What follows belongs to an exercise in optimizing a design on an open flow for small area, a short achievable clock period and few clock cycles per item; a production flow would make more cautious choices.
Where RTL was checked, it was by simulation tests only, not by an equivalence proof against the original.
The series may have gaps, and a smaller design here may also do less where the tests do not look.
Only the layout flow was run in run 4; the RTL was not checked for function there.

===== flow/config.mk =====
export PLATFORM = sky130hd
export DESIGN_NAME = tea_iterative
export DESIGN_NICKNAME = tea_iterative
export VERILOG_FILES = /design/flow/design.v
export SDC_FILE = /design/flow/constraint.sdc
export NUM_CORES = 4
export LEC_CHECK = 0
export CAP_MARGIN = 20
export CORE_MARGIN = 2
export CORE_UTILIZATION = 40
export SLEW_MARGIN = 20

===== flow/constraint.sdc =====
create_clock -name core_clock -period 16.0 [get_ports {clk}]
set_input_delay 3.2000 -clock core_clock [delete_from_list [all_inputs] [get_ports {clk}]]
set_output_delay 3.2000 -clock core_clock [all_outputs]
set_load 0.01 [all_outputs]

===== flow/design.v =====
module tea_round (
  input logic clk,
  input logic [63:0] idata,
  input logic [31:0] sum,
  input logic [127:0] key,
  output logic [63:0] odata
);
  logic [31:0] zl4, zr5, z_sum;
  logic [31:0] yl4, yr5, y_sum;
  logic [31:0] y_new, z_new;
  always @(*) begin
    zl4 = {idata[27:0], 4'b0000} + key[127:96];
    zr5 = {5'd0, idata[31:5]} + key[95:64];
    z_sum = idata[31:0] + sum;
  end
  always @(posedge clk) begin
    y_new <= idata[63:32] + (zl4 ^ z_sum ^ zr5);
  end
  always @(*) begin
    yl4 = {y_new[27:0], 4'b0000} + key[63:32];
    yr5 = {5'd0, y_new[31:5]} + key[31:0];
    y_sum = y_new + sum;
    z_new = idata[31:0] + (yl4 ^ y_sum ^ yr5);
  end
assign odata = {y_new, z_new};
endmodule
module tea_iterative (
  input logic rst,
  input logic clk,
  input logic [127:0] key,
  input logic [63:0] s_axis_tdata,
  input logic s_axis_tvalid,
  output logic s_axis_tready,
  output logic [63:0] m_axis_tdata,
  output logic m_axis_tvalid,
  input logic m_axis_tready
);
  parameter [1:0] IDLE = 2'b00, ENC_1 = 2'b01, ENC_2 = 2'b10, DONE = 2'b11;
  logic [1:0] next_state, state;
  logic [63:0] block, enc_block;
  logic [31:0] sum;
  logic [4:0] counter;  
  logic last_round;
  assign last_round = &counter;
  always @(*) begin
    next_state = state;
    case(state)
      IDLE: if (s_axis_tvalid) next_state = ENC_1;
      ENC_1: next_state = ENC_2;
      ENC_2: next_state = last_round ? DONE : ENC_1;
      DONE: if (m_axis_tready) next_state = IDLE;
      default: next_state = IDLE;
    endcase
  end
  always @(posedge clk) begin
    if (rst) state <= IDLE;
    else state <= next_state;
  end
  always @(posedge clk) begin
    if (rst) begin
      counter <= 5'd0;
      block <= 64'd0;
    end else begin
      case (state)
        IDLE: begin
          counter <= 5'd0;
          if (s_axis_tvalid) block <= s_axis_tdata;
        end
        ENC_2: begin
          counter <= counter + 1;
          block <= enc_block;
        end
      endcase
    end
  end
always @(*) begin
  case(counter)
    5'd0: sum = 32'h9e3779b9;
    5'd1: sum = 32'h3c6ef372;
    5'd2: sum = 32'hdaa66d2b;
    5'd3: sum = 32'h78dde6e4;
    5'd4: sum = 32'h1715609d;
    5'd5: sum = 32'hb54cda56;
    5'd6: sum = 32'h5384540f;
    5'd7: sum = 32'hf1bbcdc8;
    5'd8: sum = 32'h8ff34781;
    5'd9: sum = 32'h2e2ac13a;
    5'd10: sum = 32'hcc623af3;
    5'd11: sum = 32'h6a99b4ac;
    5'd12: sum = 32'h08d12e65;
    5'd13: sum = 32'ha708a81e;
    5'd14: sum = 32'h454021d7;
    5'd15: sum = 32'he3779b90;
    5'd16: sum = 32'h81af1549;
    5'd17: sum = 32'h1fe68f02;
    5'd18: sum = 32'hbe1e08bb;
    5'd19: sum = 32'h5c558274;
    5'd20: sum = 32'hfa8cfc2d;
    5'd21: sum = 32'h98c475e6;
    5'd22: sum = 32'h36fbef9f;
    5'd23: sum = 32'hd5336958;
    5'd24: sum = 32'h736ae311;
    5'd25: sum = 32'h11a25cca;
    5'd26: sum = 32'hafd9d683;
    5'd27: sum = 32'h4e11503c;
    5'd28: sum = 32'hec48c9f5;
    5'd29: sum = 32'h8a8043ae;
    5'd30: sum = 32'h28b7bd67;
    5'd31: sum = 32'hc6ef3720;
    default: sum = 32'h9e3779b9;
  endcase
end
tea_round round_inst (
  .clk (clk),
  .idata (block),
  .sum (sum),
  .key (key),
  .odata (enc_block)
);
assign m_axis_tdata = block;
assign m_axis_tvalid = (state == DONE);
assign s_axis_tready = (state == IDLE);
endmodule

===== flow/run.sh =====
#!/bin/bash
# synth_recipe.tcl (not shown) runs the flow's synth.tcl, then flattens the netlist and writes it again
# the make line also repeats each setting of config.mk as NAME=value (left out here)
make -C /OpenROAD-flow-scripts/flow DESIGN_CONFIG=/design/flow/config.mk WORK_HOME=/design/flow/orfs CLKGATE_MAP_FILE= SYNTH_SCRIPT=/design/flow/synth_recipe.tcl finish

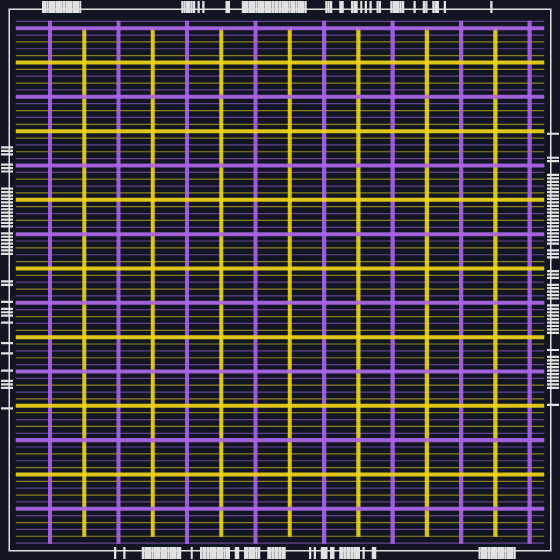
Run 1: supply network
Pins as bars on the die edge.
Yellow stands for VDD. Purple stands for VSS.
15 straps on met5. 262 signal pins sit on the boundary. 15 straps on met4. The core has 76 rows. 77 met1 rails follow the rows.

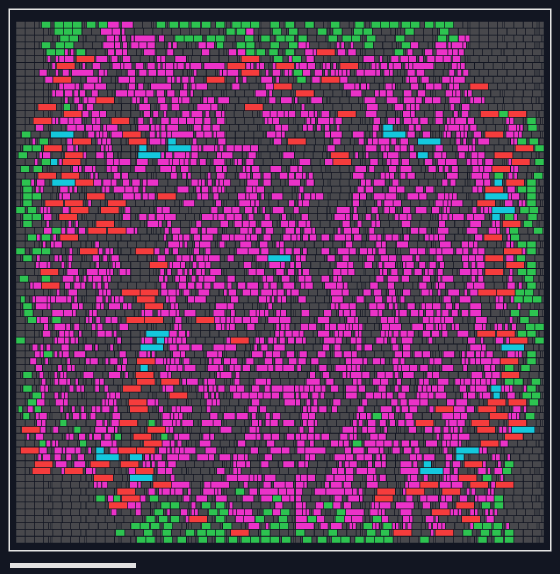
Run 1: cells coloured by class
Scale bar: 50 um. Fill, decap, tap and diode cells in grey.
Cyan stands for clock drivers and dummy loads, cells 32. Magenta stands for remaining logic cells, cells 2055. Green stands for remaining buffers and delay cells, cells 273. Red stands for registers, cells 135.
core area: 0.04327 mm^2
Site Rows: 76

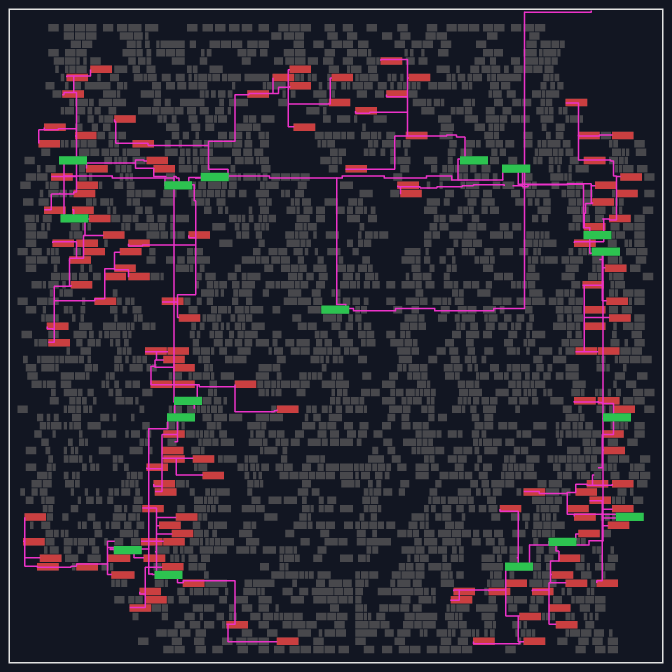
Run 1: clock distribution
Magenta stands for clock wires, length 2340 um. Green stands for clock-net drivers, count 17. Red stands for flip-flops, count 135.
There are 18 routed clock nets.

==> summary.md, run 1 <==
| Metric | Value |
|---|---|
| Status | `finished clean` |
| Reg2Reg Depth | `23` |
| Total gr overflow | `0` |
| CP endpoint kind | `flop` |
| Horiz. Die Dim | `213.9 um` |
| CP Buf/Inv Count | `1` |
| CTS tree | `yes` |
| Ys Warns | `2` |
| Layout cell share with drive strength beyond 1 | `0.03006` |
| Commonest non-fill, non-tap cell in the layout | `xnor2_1` |
| Area Growth Syn to Fin | `21.20%` |
| CTS buffer count | `17` |
| Least-Margin Pin Slew | `1129 ps` |
| DR pass1 iterations | `5` |
| Drt total wl | `69070 um` |
| Critical path class | `input port to flop` |
| Synth Cell Area | `0.01763 mm^2` |
| GPL Wtd Cong | `0.9772` |
| Hold Crit Start | `block[50]` |
| Main synth FF type | `dfxtp_1` |
| Via Count | `18036` |
| Async S/R FF share, synth | `0` |
| Post-route setup TNS | `0 ps` |
| Post-route ant nets | `0` |
| Number of flops mapped to enable cells by yosys | `0` |
| Hold Path Depth | `2` |
| Hpwl dp | `56700 um` |
| Largest net degree at the start of global routing | `81` |
| # IOs | `262` |
| Max-cap violations | `0` |
| Min Tclk post-route | `8526 ps` |
| Final Cycle Share | `0.5328` |
| Die Y | `213.9 um` |
| Fmax | `0.1173 GHz` |
| Critical path's top delay family | `compound AO/OA/AOI/OAI gates` |
| Most frequent cells in the layout | `291 x xnor2_1, 259 x clkdlybuf4s50_1, 252 x ha_1` |
| #FFs+latches synth | `135` |
| Root Buffer | `clkbuf_16` |
Testbench counts for the RTL of run 1, summed over its fixed seeds: cycles 63,360, blocks 960.
[run 1: worst min-delay path, cell delays in order, from the launching register on]
cell	delay, ps
dfxtp_1	330
nor2_1	100
nor3_1	50
[run 1: sequential cells by signal (all words and copies together) (netlist names)]
| register | cells |
|---|---|
| block | 64 |
| counter | 5 |
| round_inst.sum | 32 |
| round_inst.y_new | 32 |
| state | 2 |
[run 1: cells by family (layout without fill, tap and decap cells)]
logic type / after synthesis / in the layout / synth area share
buffers and inverters: 130 / 365 / 0.02769
muxes: 7 / 7 / 0.003975
and+or+nand+nor: 614 / 614 / 0.1589
AOI/OAI and AO/OA: 756 / 756 / 0.2847
adders and majority gates: 260 / 260 / 0.1880
xor gates and xnor gates: 358 / 358 / 0.1835
DFF: 135 / 135 / 0.1533
[run 1: synth_stat cells (4+ instances only)]
cell       number  area (um^2)
nand2_1       151        566.8
nand3_1        37        185.2
xnor2_1       291         2549
nor2_1        229        859.6
nand2b_1       36        225.2
o22ai_1         7        43.79
a211oi_1       23        172.7
and4_1          5        43.79
o31ai_1        11        82.58
o21ai_1        15        75.07
a21o_1        146         1096
buf_1          16        60.06
fa_1            8        160.2
dfxtp_1       135         2703
a41oi_1         7        61.31
a31oi_1        31        193.9
a311oi_1       19        166.4
nand4_1        19        118.9
a2bb2oi_1      31        271.5
inv_1          57        214.0
ha_1          252         3153
and3_1         25        156.4
clkbuf_1       54        202.7
a21boi_0        7        52.55
o21bai_1       25        187.7
a31o_2          9        78.83
o211ai_1       10        75.07
nor3_1         55        275.3
mux2i_1         7        70.07
o31a_1          4        35.03
o221ai_1        7        61.31
nor2b_1        20        125.1
xor2_1         60        525.5
a221oi_1        7        61.31
a22oi_1         6        45.04
o21ai_0       100        500.5
a2111oi_0      10        87.58
and2_1          9        56.30
or2_2           6        37.54
or3_1          12        75.07
o21a_1         26        195.2
nor3b_1         5        37.54
a211o_1        13        113.9
xnor3_1         5        112.6
a21oi_1       213         1066
[run 1: layout make-up]
class | count | area (um^2)
multi-input cells | 1995 | 14440
flip-flops and latches | 135 | 2705
repair buffers | 273 | 2693
inverters | 60 | 225.2
clock buffers | 18 | 439.2
fillers | 4297 | 21900
clock inverters | 14 | 127.6
well taps | 585 | 732.0
[run 1: routing by layer]
layer  share of wire  vias up  GRT usage
met5               0        -          0
met4           0.029        0    0.09674
met3           0.064       86    0.04388
met2            0.44      645     0.4600
met1            0.47     8598     0.4126
li1                -     8707          -
[run 1: metrics by stage]
stage,instances,instance area [um^2],util
after global placement,3048,20790,0.4806
after detailed placement,3048,20790,0.4806
after global routing,3080,21360,0.4937
after floorplan,2260,17630,-
after CTS,3080,21360,0.4937
final,3080,21360,0.4937
[run 1: worst max-delay path by stage]
stage,from,end,slack (ps),depth (start not counted)
floorplan,key[40],block[28],8500,24
global placement,key[37],block[28],7140,25
detailed placement,key[1],block[28],7060,24
CTS,key[1],block[28],7530,24
global route,key[36],block[28],7030,25
finish,key[1],block[28],7470,24
==> run 2: changes to the inputs <==
==> flow/design.v (replaced) <==
module tea_round (
  input  logic [31:0] a,
  input  logic [31:0] b,
  input  logic [31:0] sum,
  input  logic [31:0] ka,
  input  logic [31:0] kb,
  output logic [31:0] b_new
);
  logic [31:0] f;
  assign f = (({b[27:0], 4'b0000}) + ka) ^ (b + sum) ^ (({5'd0, b[31:5]}) + kb);
  assign b_new = a + f;
endmodule
module tea_iterative (
  input logic rst,
  input logic clk,
  input logic [127:0] key,
  input logic [63:0] s_axis_tdata,
  input logic s_axis_tvalid,
  output logic s_axis_tready,
  output logic [63:0] m_axis_tdata,
  output logic m_axis_tvalid,
  input logic m_axis_tready
);
  logic [31:0] a, b, b_new;
  logic [63:0] kreg;      
  logic [5:0]  cnt;       
  logic        busy, done;
  logic [31:0] sum;
  wire load = s_axis_tvalid & ~busy & ~done;
  always @(posedge clk) begin
    if (rst) begin
      busy <= 1'b0;
      done <= 1'b0;
    end else begin
      if (load) busy <= 1'b1;
      else if (busy && cnt == 6'd63) begin
        busy <= 1'b0;
        done <= 1'b1;
      end else if (done && m_axis_tready) done <= 1'b0;
    end
  end
  always @(posedge clk) begin
    if (busy) cnt <= cnt + 6'd1;
    else cnt <= 6'd0;
  end
  always @(posedge clk) begin
    if (busy && !cnt[0]) kreg <= key[63:0];
    else kreg <= key[127:64];
  end
  always @(posedge clk) begin
    if (!busy && !done) begin
      a <= s_axis_tdata[63:32];
      b <= s_axis_tdata[31:0];
    end else if (busy) begin
      a <= b;
      b <= b_new;
    end
  end
  always @(*) begin
    case (cnt[5:1])
      5'd0: sum = 32'h9e3779b9;
      5'd1: sum = 32'h3c6ef372;
      5'd2: sum = 32'hdaa66d2b;
      5'd3: sum = 32'h78dde6e4;
      5'd4: sum = 32'h1715609d;
      5'd5: sum = 32'hb54cda56;
      5'd6: sum = 32'h5384540f;
      5'd7: sum = 32'hf1bbcdc8;
      5'd8: sum = 32'h8ff34781;
      5'd9: sum = 32'h2e2ac13a;
      5'd10: sum = 32'hcc623af3;
      5'd11: sum = 32'h6a99b4ac;
      5'd12: sum = 32'h08d12e65;
      5'd13: sum = 32'ha708a81e;
      5'd14: sum = 32'h454021d7;
      5'd15: sum = 32'he3779b90;
      5'd16: sum = 32'h81af1549;
      5'd17: sum = 32'h1fe68f02;
      5'd18: sum = 32'hbe1e08bb;
      5'd19: sum = 32'h5c558274;
      5'd20: sum = 32'hfa8cfc2d;
      5'd21: sum = 32'h98c475e6;
      5'd22: sum = 32'h36fbef9f;
      5'd23: sum = 32'hd5336958;
      5'd24: sum = 32'h736ae311;
      5'd25: sum = 32'h11a25cca;
      5'd26: sum = 32'hafd9d683;
      5'd27: sum = 32'h4e11503c;
      5'd28: sum = 32'hec48c9f5;
      5'd29: sum = 32'h8a8043ae;
      5'd30: sum = 32'h28b7bd67;
      default: sum = 32'hc6ef3720;
    endcase
  end
  tea_round round_inst (
    .a (a),
    .b (b),
    .sum (sum),
    .ka (kreg[63:32]),
    .kb (kreg[31:0]),
    .b_new (b_new)
  );
  assign m_axis_tdata = {a, b};
  assign m_axis_tvalid = done;
  assign s_axis_tready = ~busy & ~done;
endmodule
==> run 2 against run 1 <==
Net effect:
- worst setup slack improved by 1900 ps
- non-clock buffer count fell by 8
- critical path depth fell by 2
- largest cell class unchanged
- synthesized cell count fell by 36%
- final area fell by 23%
- wire length fell by 43%
==> summary.md, run 2 <==
| Metric | Value |
|---|---|
| Status | `finished clean` |
| Top cell type's share of synthesized area | `0.1622` |
| Critical path class | `flop to flop` |
| XOR/XNOR Fraction of Synth Area | `0.1264` |
| Layout cell share with drive strength beyond 1 | `0.06864` |
| Fmax | `0.1507 GHz` |
| Synth Cell Area | `0.01283 mm^2` |
| Horiz. Die Dim | `183.1 um` |
| Min Tclk post-route | `6635 ps` |
| Largest family of logic cells by synthesized area | `compound AO/OA/AOI/OAI gates` |
| Synth Area in Compound Gates | `0.2048` |
| Largest Register | `kreg` |
| Most common cell in the synthesized netlist | `nand2_1` |
| Hpwl dp | `30530 um` |
| CTS buffer count | `17` |
| Final Cycle Share | `0.4147` |
| CP endpoint kind | `flop` |
| #FFs+latches synth | `168` |
| Post-synthesis adder-cell area fraction | `0.1379` |
| Most frequent cells in the layout | `261 x clkdlybuf4s50_1, 192 x nand2_1, 144 x xnor2_1` |
| Main synth FF type | `dfxtp_1` |
| Area Growth Syn to Fin | `27.71%` |
| Die Y | `183.1 um` |
| Largest net degree at the start of global routing | `76` |
| DR pass1 iterations | `5` |
| Commonest non-fill, non-tap cell in the layout | `clkdlybuf4s50_1` |
| CTS tree | `yes` |
| Post-route setup TNS | `0 ps` |
Testbench counts for the RTL of run 2, summed over its fixed seeds: cycles 63,360, blocks 960.
## run 2: cell types whose count changed in the layout (fill, tap and decap cells not counted), moves of 29 or more
cell,before,now
edfxtp_1,0,64
mux2_2,0,64
dfxtp_1,133,104
xnor2_1,291,144
ha_1,252,135
nand2_1,151,192
nor3_1,55,22
a21oi_1,213,124
a2bb2oi_1,31,0
a21o_1,146,62
nor2_1,229,81
## run 2: final cells by class
class / count / area, um^2
clock buffers: 21 / 471.7
clock inverters: 11 / 112.6
fillers: 2980 / 15170
inverters: 37 / 138.9
multi-input cells: 1188 / 8517
flip-flops and latches: 168 / 4004
well taps: 402 / 503.0
repair buffers: 265 / 2643
## run 2: worst paths after layout
kind,endpoint,cells past startpoint,startpoint
setup / recovery,b[31],22,b[5]
hold / removal,done,2,done
setup reg to reg,b[31],22,b[5]
hold reg to reg,done,2,done
## run 2: routing by layer
layer | wire length (um) | up-vias | track usage
li1 | - | 5687 | -
met3 | 2185 | 48 | 0.02998
met4 | 813 | 0 | 0.06816
met1 | 18440 | 5469 | 0.3290
met5 | 0 | - | 0
met2 | 18260 | 378 | 0.3718
## run 2: through the flow
| stage | setup WS, ps | instances | area, um^2 | util |
|---|---|---|---|---|
| after floorplan | 10770 | 1442 | 12830 | - |
| after global placement | 9556 | 2060 | 15810 | 0.5009 |
| after detailed placement | 9403 | 2060 | 15810 | 0.5009 |
| after CTS | 9371 | 2092 | 16390 | 0.5194 |
| after global routing | 8880 | 2092 | 16390 | 0.5194 |
| final | 9365 | 2092 | 16390 | 0.5194 |
## run 2: cells by family (layout without fill, tap and decap cells)
group,after synthesis,in the layout
AND/OR/NAND/NOR,390,390
buffers and inverters,86,334
flip-flops,168,168
XOR/XNOR,182,182
AO/OA/AOI/OAI,409,409
multiplexers,68,68
adder cells (fa/ha/maj),139,139
## run 2: critical path, stage by stage (launching register included)
cell and delay [ps]:
edfxtp_1 480, ha_1 280, fa_1 410, a21o_1 180
a21o_1 230, o21ai_0 280, a21oi_1 200, a31oi_1 350
o21ai_0 190, xnor2_1 230, xnor2_1 100, ha_1 390
and4_1 240, and4_1 250, nand2_1 70, a21oi_1 330
o21ai_0 260, a2111oi_0 910, a22oi_1 250, a21oi_1 230
xnor2_1 160, xnor3_1 320, o21ai_0 150
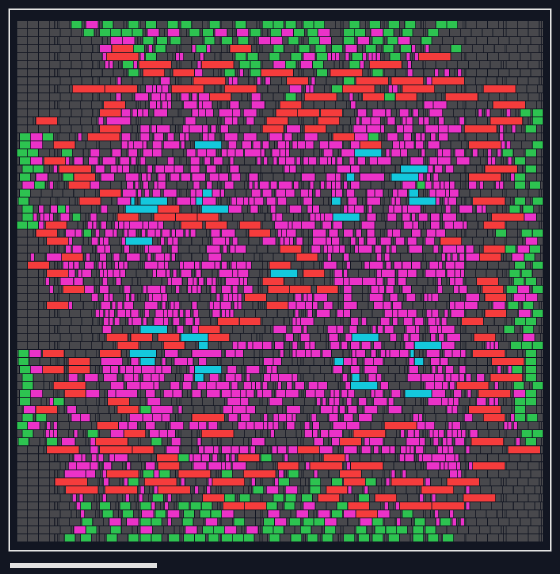
Run 2: cells coloured by class
Scale bar: 50 um. Fill, decap, tap and diode cells in grey.
Red stands for registers, cells 168. Magenta stands for remaining logic cells, cells 1225. Cyan stands for clock drivers and dummy loads, cells 32. Green stands for remaining buffers and delay cells, cells 265.
core area: 0.03156 mm^2
Site Rows: 65
Final Util: 0.5194
Seq area share: 0.2443
Design Area, Final: 0.01639 mm^2

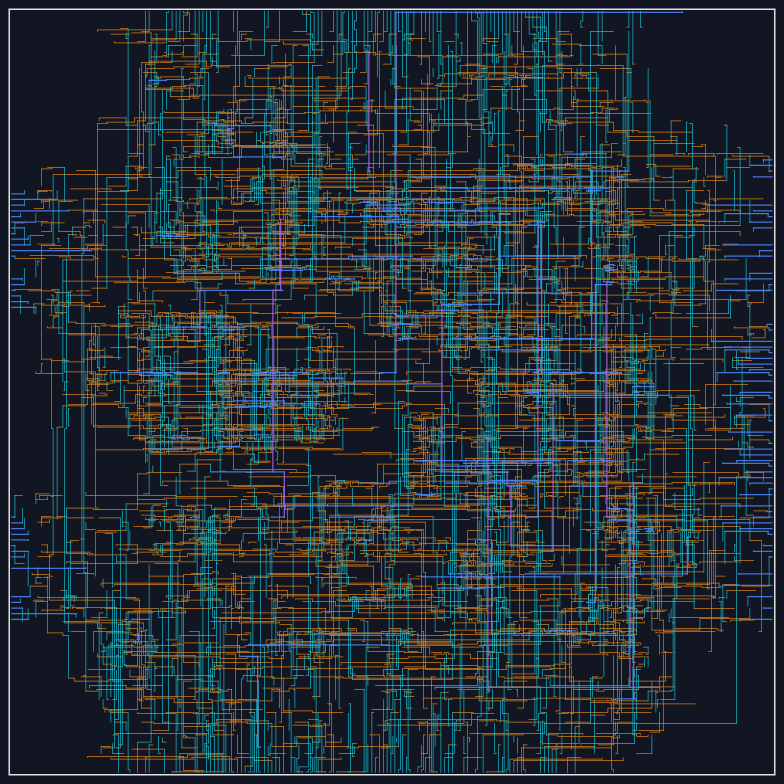
Run 2: signal wires by layer
Purple stands for M4, wire length 813 um. Orange stands for M1, wire length 18400 um. Blue stands for M3, wire length 2190 um. Cyan stands for M2, wire length 18300 um.

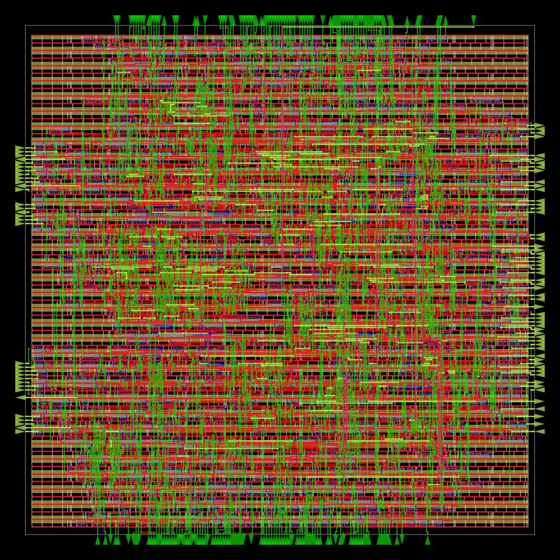
Run 2: wires after detailed routing
met3 wire len: 2185 um
DR WL met2: 18260 um
drt total wl: 39710 um
wire length per cell: 18.98 um
Via Count: 11582

==> run 3: changes to the inputs <==
--- a/flow/config.mk
+++ b/flow/config.mk
@@ -6,4 +6,5 @@
 export NUM_CORES = 4
 export LEC_CHECK = 0
+export ABC_AREA = 1
 export CAP_MARGIN = 20
 export CORE_MARGIN = 2
==> run 3 against run 2 <==
Net effect:
- wire length is 38% higher
- clock skew is 0.80 ps lower
- register-to-register slack better by 1900 ps
- sequential share of layout area is 2.3 points lower
- first-iteration DRC count is 8.0% higher
- critical endpoint is now s_axis_tready
- flip-flop and latch count stayed put
- worst setup slack better by 1600 ps
==> summary.md, run 3 <==
| Metric | Value |
|---|---|
| Hpwl dp | `45400 um` |
| Status | `finished clean` |
| Drt total wl | `54800 um` |
| Main synth FF type | `dfxtp_1` |
| DR pass1 iterations | `5` |
| #FFs+latches synth | `168` |
| Fmax | `0.2001 GHz` |
| CTS buffer count | `17` |
| Post-route ant nets | `0` |
| Area Growth Syn to Fin | `25.76%` |
| Root Buffer | `clkbuf_16` |
| Critical path class | `flop to output port` |
| Top cells by area, synth | `nand2_1 20%, dfxtp_1 14%, edfxtp_1 13%` |
| Least-Margin Pin Slew | `998.9 ps` |
| Leading area contributor after synthesis | `nand2_1` |
| CTS tree | `yes` |
| Top cell type's share of synthesized area | `0.1976` |
| Placed insts | `2811` |
| Min Tclk post-route | `4999 ps` |
| Largest Register | `kreg` |
| Most frequent cells in the layout | `755 x nand2_1, 261 x clkdlybuf4s50_1, 210 x inv_1` |
| Wire length per cell | `19.27 um` |
| Final WS setup | `11000 ps` |
| Post-route setup TNS | `0 ps` |
| # IOs | `262` |
-- run 3: cell types whose count changed in the layout (fill, tap and decap cells not counted), moves of 9 or more --
cell,before,now
xor2_1,36,61
xnor2_1,144,59
and3_1,12,1
nand3_1,24,82
nor2_1,81,155
nand2b_1,11,0
a31oi_1,16,25
nand3b_1,1,16
mux2_2,64,0
inv_1,36,210
o21a_1,14,3
a211oi_1,16,3
a21o_1,62,22
nand2_1,192,755
-- run 3: final timing paths --
| kind | startpoint | cells after the start | slack [ps] | to |
|---|---|---|---|---|
| max | busy | 3 | 11000 | s_axis_tready |
| min | cnt[5] | 2 | 560 | done |
| max reg2reg | b[13] | 22 | 11240 | b[28] |
| min reg2reg | cnt[5] | 2 | 560 | done |
-- run 3: final cells by class --
type	count	area, um^2
well taps	461	576.8
fillers	3613	17420
clock inverters	11	110.1
diodes	1	2.502
repair buffers	269	2685
multi-input cells	1696	9389
clock buffers	21	481.7
inverters	217	814.5
flip-flops and latches	168	4004
-- run 3: critical path, delay by kind of cell (launching register included) --
| kind | cells | cell delay (ps) |
|---|---|---|
| and+or+nand+nor | 1 | 110 |
| DFF | 1 | 420 |
| buffers and inverters | 2 | 800 |
-- run 3: metrics by stage --
stage	cell area (um^2)	utilization	hold slack [ps]
finish	18060	0.5091	556.8
global placement	17450	0.4918	519.5
floorplan	14360	-	487.3
detailed placement	17470	0.4923	541.8
global route	18060	0.5090	603.3
CTS	18060	0.5090	553.1
-- run 3: cell families (layout without fill, tap and decap cells) --
group / Yosys count / count (layout) / share of synthesized area
AO/OA/AOI/OAI: 341 / 341 / 0.1415
multiplexers: 1 / 1 / 0.0006969
flip-flops: 168 / 168 / 0.2787
other: 0 / 1 / 0
adder cells (fa/ha/maj): 139 / 139 / 0.1232
XOR/XNOR: 123 / 123 / 0.07657
buffers and inverters: 257 / 518 / 0.06881
AND/OR/NAND/NOR: 1092 / 1092 / 0.3105
-- run 3: metal layers --
layer  vias up  track usage  wire length (um)
met5         -            0                 0
met4         0       0.1086              1860
met1      6859       0.4048             26140
met3        57      0.03626              2787
met2       466       0.4542             24010
li1       7440            -                 -
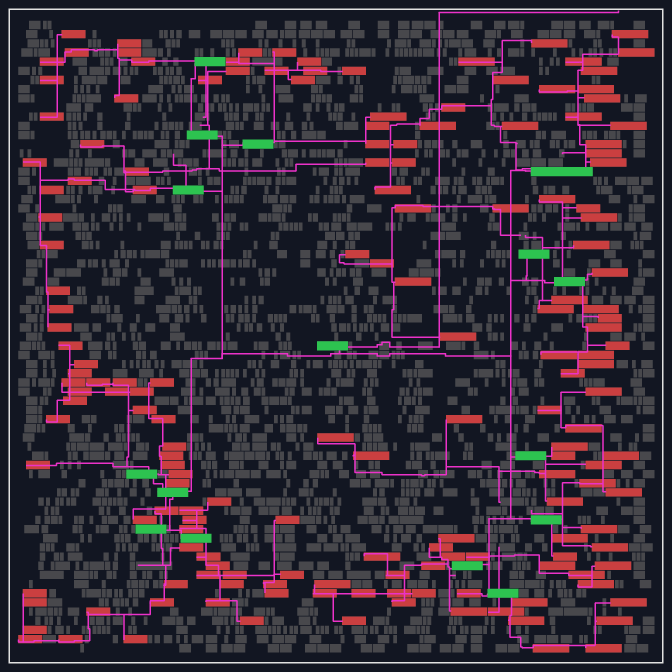
Run 3: clock distribution
Red stands for flip-flops, count 168. Green stands for clock-net drivers, count 17. Magenta stands for clock wires, length 2730 um.
There are 18 routed clock nets. Position of the flops: all over the die.
clock latency (worst-skew pair): 460 ps
final setup skew: 14.29 ps

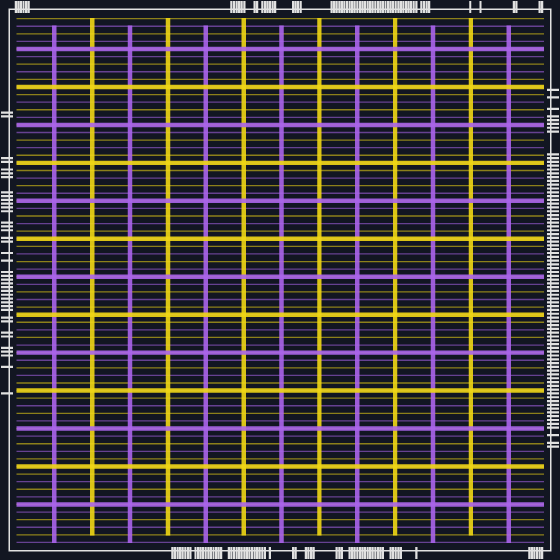
Run 3: supply network
Pins as bars on the die edge.
core area: 0.03548 mm^2
Die Y: 193.5 um
Horiz. Die Dim: 193.5 um

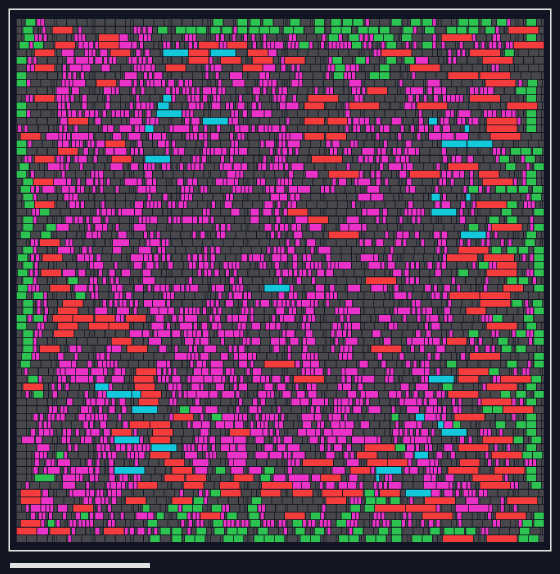
Run 3: cells coloured by class
Scale bar: 50 um. Fill, decap, tap and diode cells in grey.
Seq area share: 0.2217
Design Area, Final: 0.01806 mm^2

==> run 4: changes to the inputs <==
--- a/flow/design.v
+++ b/flow/design.v
@@ -22,38 +22,51 @@
   input logic m_axis_tready
 );
-  logic [31:0] a, b, b_new;
-  logic [63:0] kreg;      
-  logic [5:0]  cnt;       
-  logic        busy, done;
+  localparam int LANES = 4;
+  localparam int CW = $clog2(LANES + 1);
+  logic [31:0] a [LANES];
+  logic [31:0] b [LANES];
+  logic [31:0] b_new [LANES];
+  logic [CW-1:0] occ;       
+  logic [CW-1:0] res;       
+  logic [63:0] kreg;        
+  logic [5:0]  cnt;         
+  logic        run, rdy, mv;
   logic [31:0] sum;
-  wire load = s_axis_tvalid & ~busy & ~done;
+  wire take = mv & m_axis_tready;              
+  wire acc  = rdy & s_axis_tvalid;             
+  wire [CW-1:0] occ_next = occ + CW'(acc) - CW'(take);
+  wire [CW-1:0] res_next = res - CW'(take);
+  wire start = !run && res_next == '0 && occ_next != '0 &&
+               (occ_next == CW'(LANES) || !s_axis_tvalid);
+  wire finish = run && cnt == 6'd63;
   always @(posedge clk) begin
     if (rst) begin
-      busy <= 1'b0;
-      done <= 1'b0;
+      run <= 1'b0;
+      rdy <= 1'b1;
+      mv <= 1'b0;
+      occ <= '0;
+      res <= '0;
+    end else if (run) begin
+      if (finish) begin
+        run <= 1'b0;
+        res <= occ;
+        mv <= 1'b1;
+        rdy <= (occ != CW'(LANES));
+      end
     end else begin
-      if (load) busy <= 1'b1;
-      else if (busy && cnt == 6'd63) begin
-        busy <= 1'b0;
-        done <= 1'b1;
-      end else if (done && m_axis_tready) done <= 1'b0;
+      occ <= occ_next;
+      res <= res_next;
+      mv <= (res_next != '0);
+      run <= start;
+      rdy <= !start && (occ_next != CW'(LANES));
     end
   end
   always @(posedge clk) begin
-    if (busy) cnt <= cnt + 6'd1;
+    if (run) cnt <= cnt + 6'd1;
     else cnt <= 6'd0;
   end
   always @(posedge clk) begin
-    if (busy && !cnt[0]) kreg <= key[63:0];
+    if (run && !cnt[0]) kreg <= key[63:0];
     else kreg <= key[127:64];
-  end
-  always @(posedge clk) begin
-    if (!busy && !done) begin
-      a <= s_axis_tdata[63:32];
-      b <= s_axis_tdata[31:0];
-    end else if (busy) begin
-      a <= b;
-      b <= b_new;
-    end
   end
   always @(*) begin
@@ -93,14 +106,31 @@
     endcase
   end
-  tea_round round_inst (
-    .a (a),
-    .b (b),
-    .sum (sum),
-    .ka (kreg[63:32]),
-    .kb (kreg[31:0]),
-    .b_new (b_new)
-  );
-  assign m_axis_tdata = {a, b};
-  assign m_axis_tvalid = done;
-  assign s_axis_tready = ~busy & ~done;
+  wire [CW-1:0] wpos = occ - CW'(take);
+  for (genvar i = 0; i < LANES; i++) begin : g_lane
+    always @(posedge clk) begin
+      if (run) begin
+        a[i] <= b[i];
+        b[i] <= b_new[i];
+      end else if (acc && wpos == CW'(i)) begin
+        a[i] <= s_axis_tdata[63:32];
+        b[i] <= s_axis_tdata[31:0];
+      end else if (take) begin
+        if (i + 1 < LANES) begin
+          a[i] <= a[(i + 1) % LANES];
+          b[i] <= b[(i + 1) % LANES];
+        end
+      end
+    end
+    tea_round round_inst (
+      .a (a[i]),
+      .b (b[i]),
+      .sum (sum),
+      .ka (kreg[63:32]),
+      .kb (kreg[31:0]),
+      .b_new (b_new[i])
+    );
+  end
+  assign m_axis_tdata = {a[0], b[0]};
+  assign m_axis_tvalid = mv;
+  assign s_axis_tready = rdy;
 endmodule
==> flow/flow/run.sh (new file) <==
#!/bin/bash
set -euo pipefail
SETUP_MARGIN=${SETUP_MARGIN:-10.8}
export BUFFER_PORTS_ARGS="-buffer_cell sky130_fd_sc_hd__buf_1"
export SETUP_SLACK_MARGIN=$SETUP_MARGIN
bash standard.sh > standard.log 2>&1
==> flow/standard.sh (new file) <==
#!/bin/bash
# synth_recipe.tcl (not shown) runs the flow's synth.tcl, then flattens the netlist and writes it again
# the make line also repeats each setting of config.mk as NAME=value (left out here)
make -C /OpenROAD-flow-scripts/flow DESIGN_CONFIG=/design/flow/config.mk WORK_HOME=/design/flow/orfs CLKGATE_MAP_FILE= SYNTH_SCRIPT=/design/flow/synth_recipe.tcl "${@:-finish}"
--- a/flow/config.mk
+++ b/flow/config.mk
@@ -9,4 +9,4 @@
 export CAP_MARGIN = 20
 export CORE_MARGIN = 2
-export CORE_UTILIZATION = 40
+export CORE_UTILIZATION = 50
 export SLEW_MARGIN = 20
removed: flow/run.sh
==> run 4 against run 3 <==
Net effect:
- largest cell class unchanged
- sequential share of layout area shrank 3.0 points
- synthesized area grew to 3.3 times the previous value
- die area grew to 2.6 times the previous value
- global-route usage grew 18 points
- still clean
- flip-flop and latch count grew 199
- critical path depth grew 21
- register-to-register slack lost 470 ps
- highest routed layer is now met5
==> summary.md, run 4 <==
| Metric | Value |
|---|---|
| Status | `finished clean` |
| Placed insts | `8706` |
| Critical path class | `flop to flop` |
| Worst Setup SP | `kreg[3]` |
| Fmax | `0.1911 GHz` |
| Die Y | `311.8 um` |
| Final Cycle Share | `0.3271` |
| Area post-placement | `0.04978 mm^2` |
| #FFs+latches synth | `367` |
| Async S/R FF share, synth | `0` |
| Crit Reg-Reg Endpoint | `b[0][29]` |
| Final Util | `0.5549` |
| # IOs | `262` |
| Mux cell area share after synthesis | `0.0002113` |
| Post-route setup TNS | `0 ps` |
| Min Tclk post-route | `5234 ps` |
| Wire length per cell | `26.56 um` |
| Critical path's top delay family | `compound AO/OA/AOI/OAI gates` |
| Hpwl dp | `194000 um` |
| CTS buffer count | `46` |
| Post-synthesis adder-cell area fraction | `0.1403` |
| CP Depth | `24` |
| Commonest non-fill, non-tap cell in the layout | `nand2_1` |
| Fillers | `9554` |
## run 4: cell count changes after synthesis, sizes merged, moves of 113 or more
cell    delta
o21ai    +348
nand2   +1440
inv      +570
edfxtp   +192
xor2     +221
xnor2    +131
ha       +369
nand3    +241
a21oi    +468
nor2     +570
a31oi    +113
## run 4: cells by family after synthesis
group / count (synthesis)
AOI/OAI and AO/OA: 1486
xor gates and xnor gates: 478
adders and majority gates: 521
buffers and inverters: 915
DFF: 367
muxes: 1
and+or+nand+nor: 3518
## run 4: cell type report
type / instances / area share
Multi-Input combinational cell: 6005 / 0.6603
Sequential cell: 367 / 0.1921
Inverter: 788 / 0.05731
Tap cell: 1254 / 0.03021
Timing Repair Buffer: 315 / 0.02787
Clock buffer: 66 / 0.02659
Clock inverter: 20 / 0.004938
Antenna cell: 14 / 0.0006745
## run 4: metrics by stage
stage	setup WS [ps]	hold slack, ps
2_1_floorplan	10580	434.7
3_3_place_gp	9828	449.7
3_5_place_dp	9745	454.2
4_1_cts	10800	460.7
5_1_grt	10730	479.9
6_report	10770	460.6
## run 4: tightest hold or removal path, cell delays in order, from the launching register on
cell and delay (ps):
dfxtp_1 300, inv_1 60, a21oi_1 60
## run 4: worst min-delay path by stage
stage               endpoint   start  cells after the start  slack [ps]
floorplan             res[0]  res[0]                      2         430
global placement      res[0]  res[0]                      2         450
CTS                   res[0]  res[0]                      2         460
detailed placement    res[0]  res[0]                      2         450
finish                res[0]  res[0]                      2         460
global route          res[0]  res[0]                      2         480
## run 4: per-layer routing
metal / track usage / share of wire / vias to the layer above
met3: 0.1210 / 0.12 / 864
met2: 0.7426 / 0.44 / 3185
met4: 0.3790 / 0.097 / 12
li1: - / - / 24792
met5: 0 / 0.00034 / -
met1: 0.5303 / 0.34 / 24763
## run 4: timing repair
action | in CTS | in global routing
cloned | 1 | 0
resized for setup | 23 | 92
pin swaps | 1 | 7
hold buffers | 0 | 0
endpoints found under the setup margin | 236 | 208
setup buffers | 2 | 19
hold endpoints to repair | 0 | 0
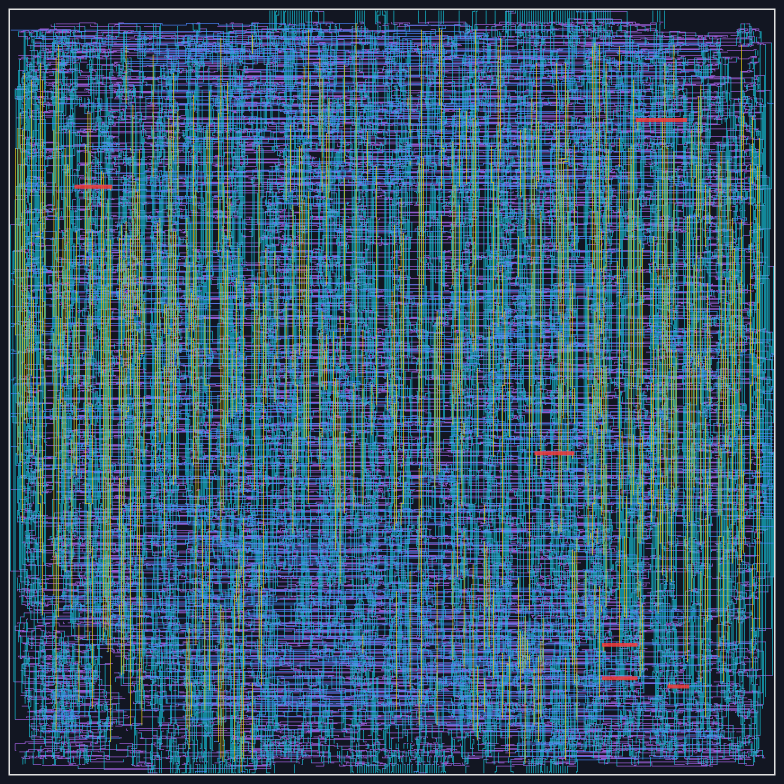
Run 4: signal wires by layer
Yellow stands for M4, wire length 22.7 mm. Blue stands for M3, wire length 28.4 mm. Cyan stands for M2, wire length 103 mm. Purple stands for M1, wire length 80.3 mm. Red stands for M5, wire length 81.0 um.
drt total wl: 234500 um
Via Count: 53616

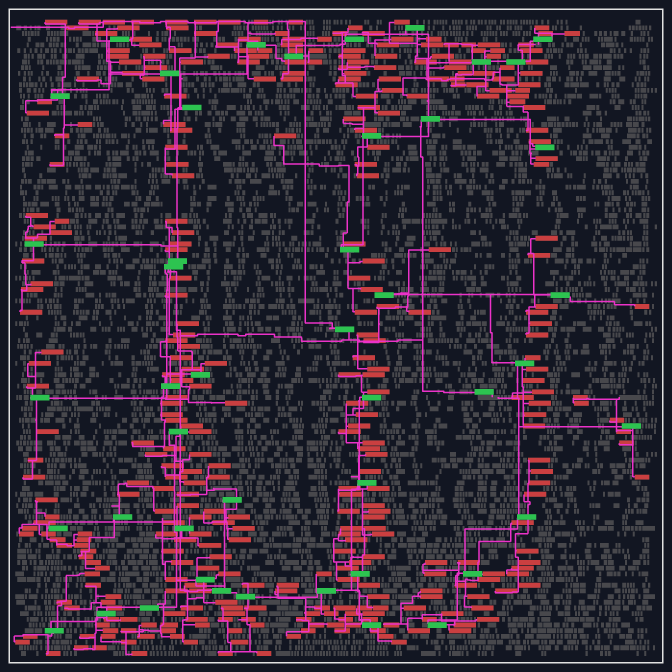
Run 4: clock distribution
Red stands for flip-flops, count 367. Green stands for clock-net drivers, count 46. Magenta stands for clock wires, length 6310 um.
There are 47 routed clock nets. Position of the flops: all over the die.
final setup skew: 60.99 ps
clock latency (worst-skew pair): 690 ps

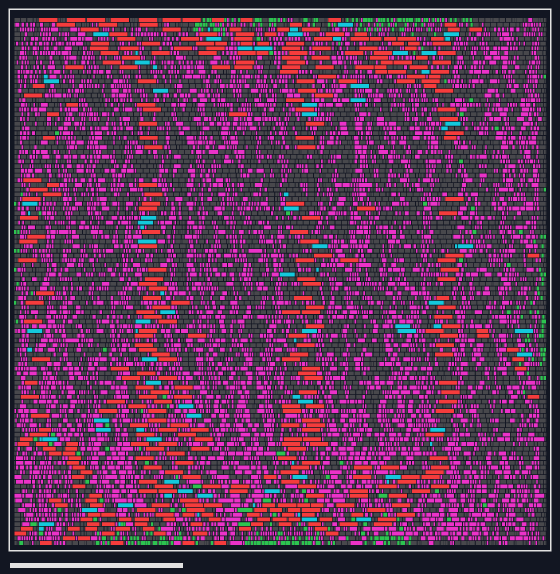
Run 4: cells coloured by class
Scale bar: 100 um. Fill, decap, tap and diode cells in grey.
Design Area, Final: 0.05194 mm^2
core area: 0.09361 mm^2


## Gallery

Wires after detailed routing.
panel A
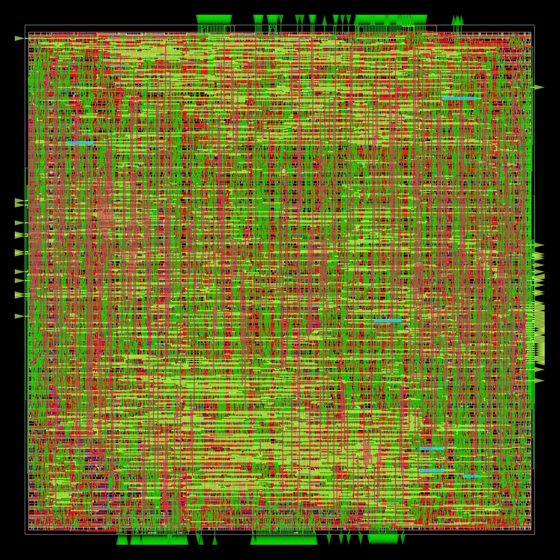
panel B
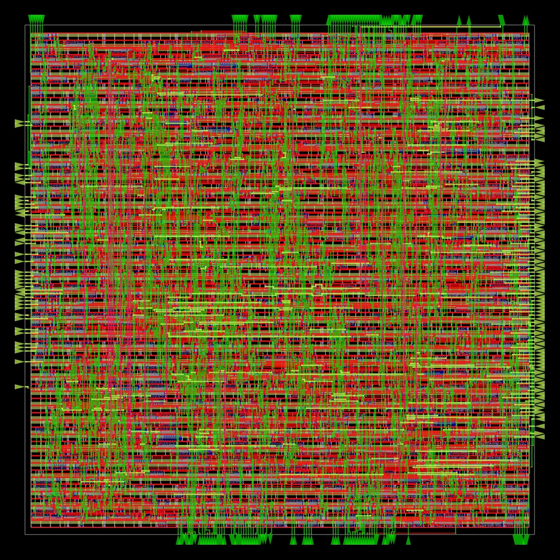
panel C
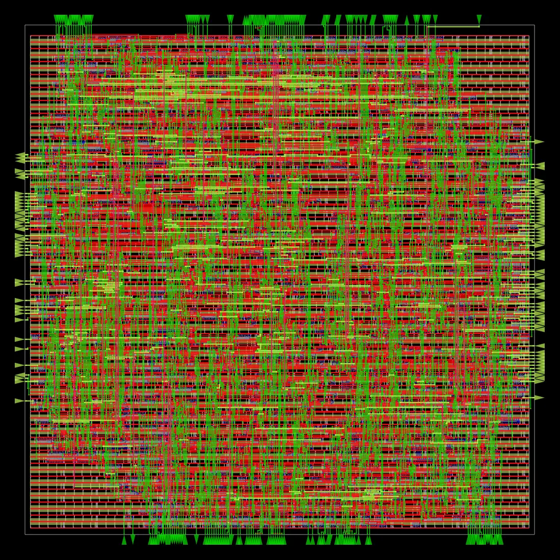
Panel A is run 4.
Panel B is run 3.
Panel C is run 1.


==> notes/layouts.md <==
Pictures saved along the way, in no particular order.

Clock tree branches.
Plate I
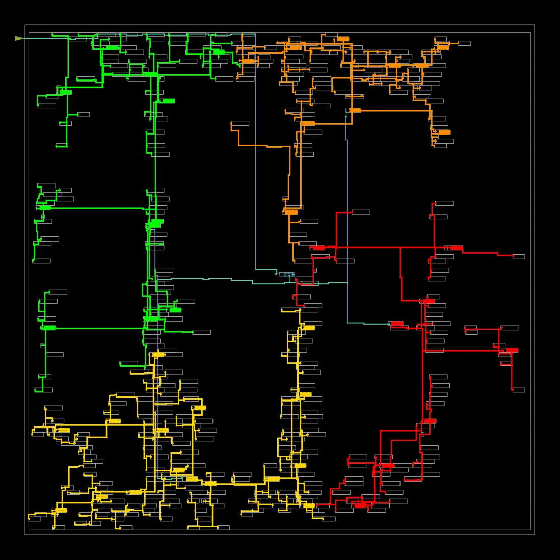
Plate II
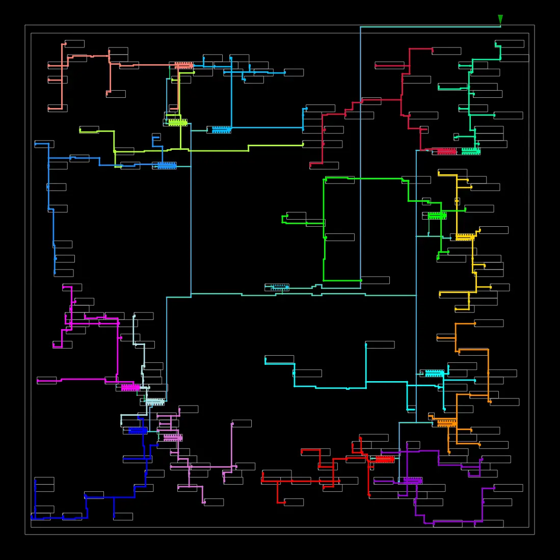
Plate III
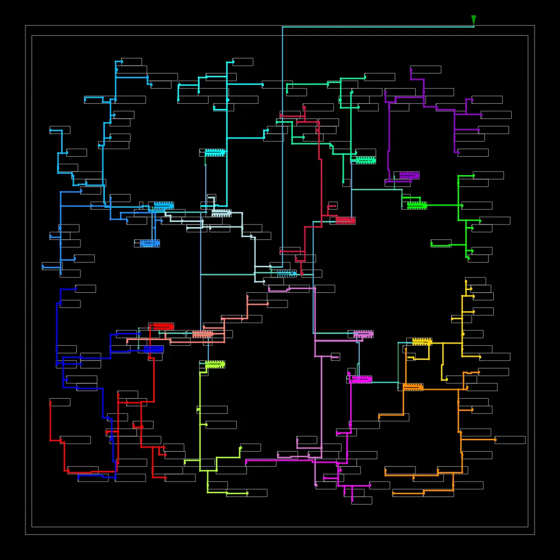
Plate IV
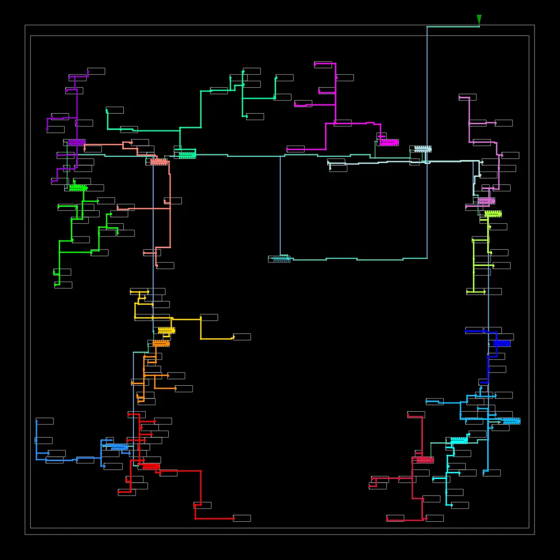
Of these, most sequential cells: Plate I
Of these, fewest sequential cells: Plate IV
Plate IV is run 1.
Plate I is run 4.
Plate II is run 3.
Plate III is run 2.

what the ideal ports hide:
No port has a modelled driver above. Below, the same layouts with a new extraction and two added sets of constraints. Step 1 (the two cells are an assumption about what drives the block):
set clk [get_ports {clk}]
set_driving_cell -lib_cell sky130_fd_sc_hd__clkbuf_16 $clk
set_driving_cell -lib_cell sky130_fd_sc_hd__buf_2 [delete_from_list [all_inputs] $clk]
Step 2 moves the port delays by t, midway between the first and last clock arrival at a register: inputs arrive t later, outputs are due t later. That takes back most of the time a late clock gives input paths. a / b / c = ideal ports / drivers / drivers and shift; a / b = the first two.
run | t (ns) | setup slack, ns | worst register clock-pin slew, ns | worst slew at a driven data input, ns
run 1 | 0.524 | 7.474 / 7.511 / 6.987 | 0.07 / 0.07 | 0.08
run 2 | 0.487 | 9.365 / 9.365 / 9.365 | 0.08 / 0.08 | 0.07
run 3 | 0.508 | 11.001 / 10.947 / 11.235 | 0.07 / 0.07 | 0.06
run 4 | 0.738 | 10.766 / 10.766 / 10.235 | 0.07 / 0.07 | 0.10
After both steps every run listed still meets setup and hold. For run 4, which loses most, drivers alone change the setup slack by 0.000 ns; drivers and shift together by -0.531 ns.
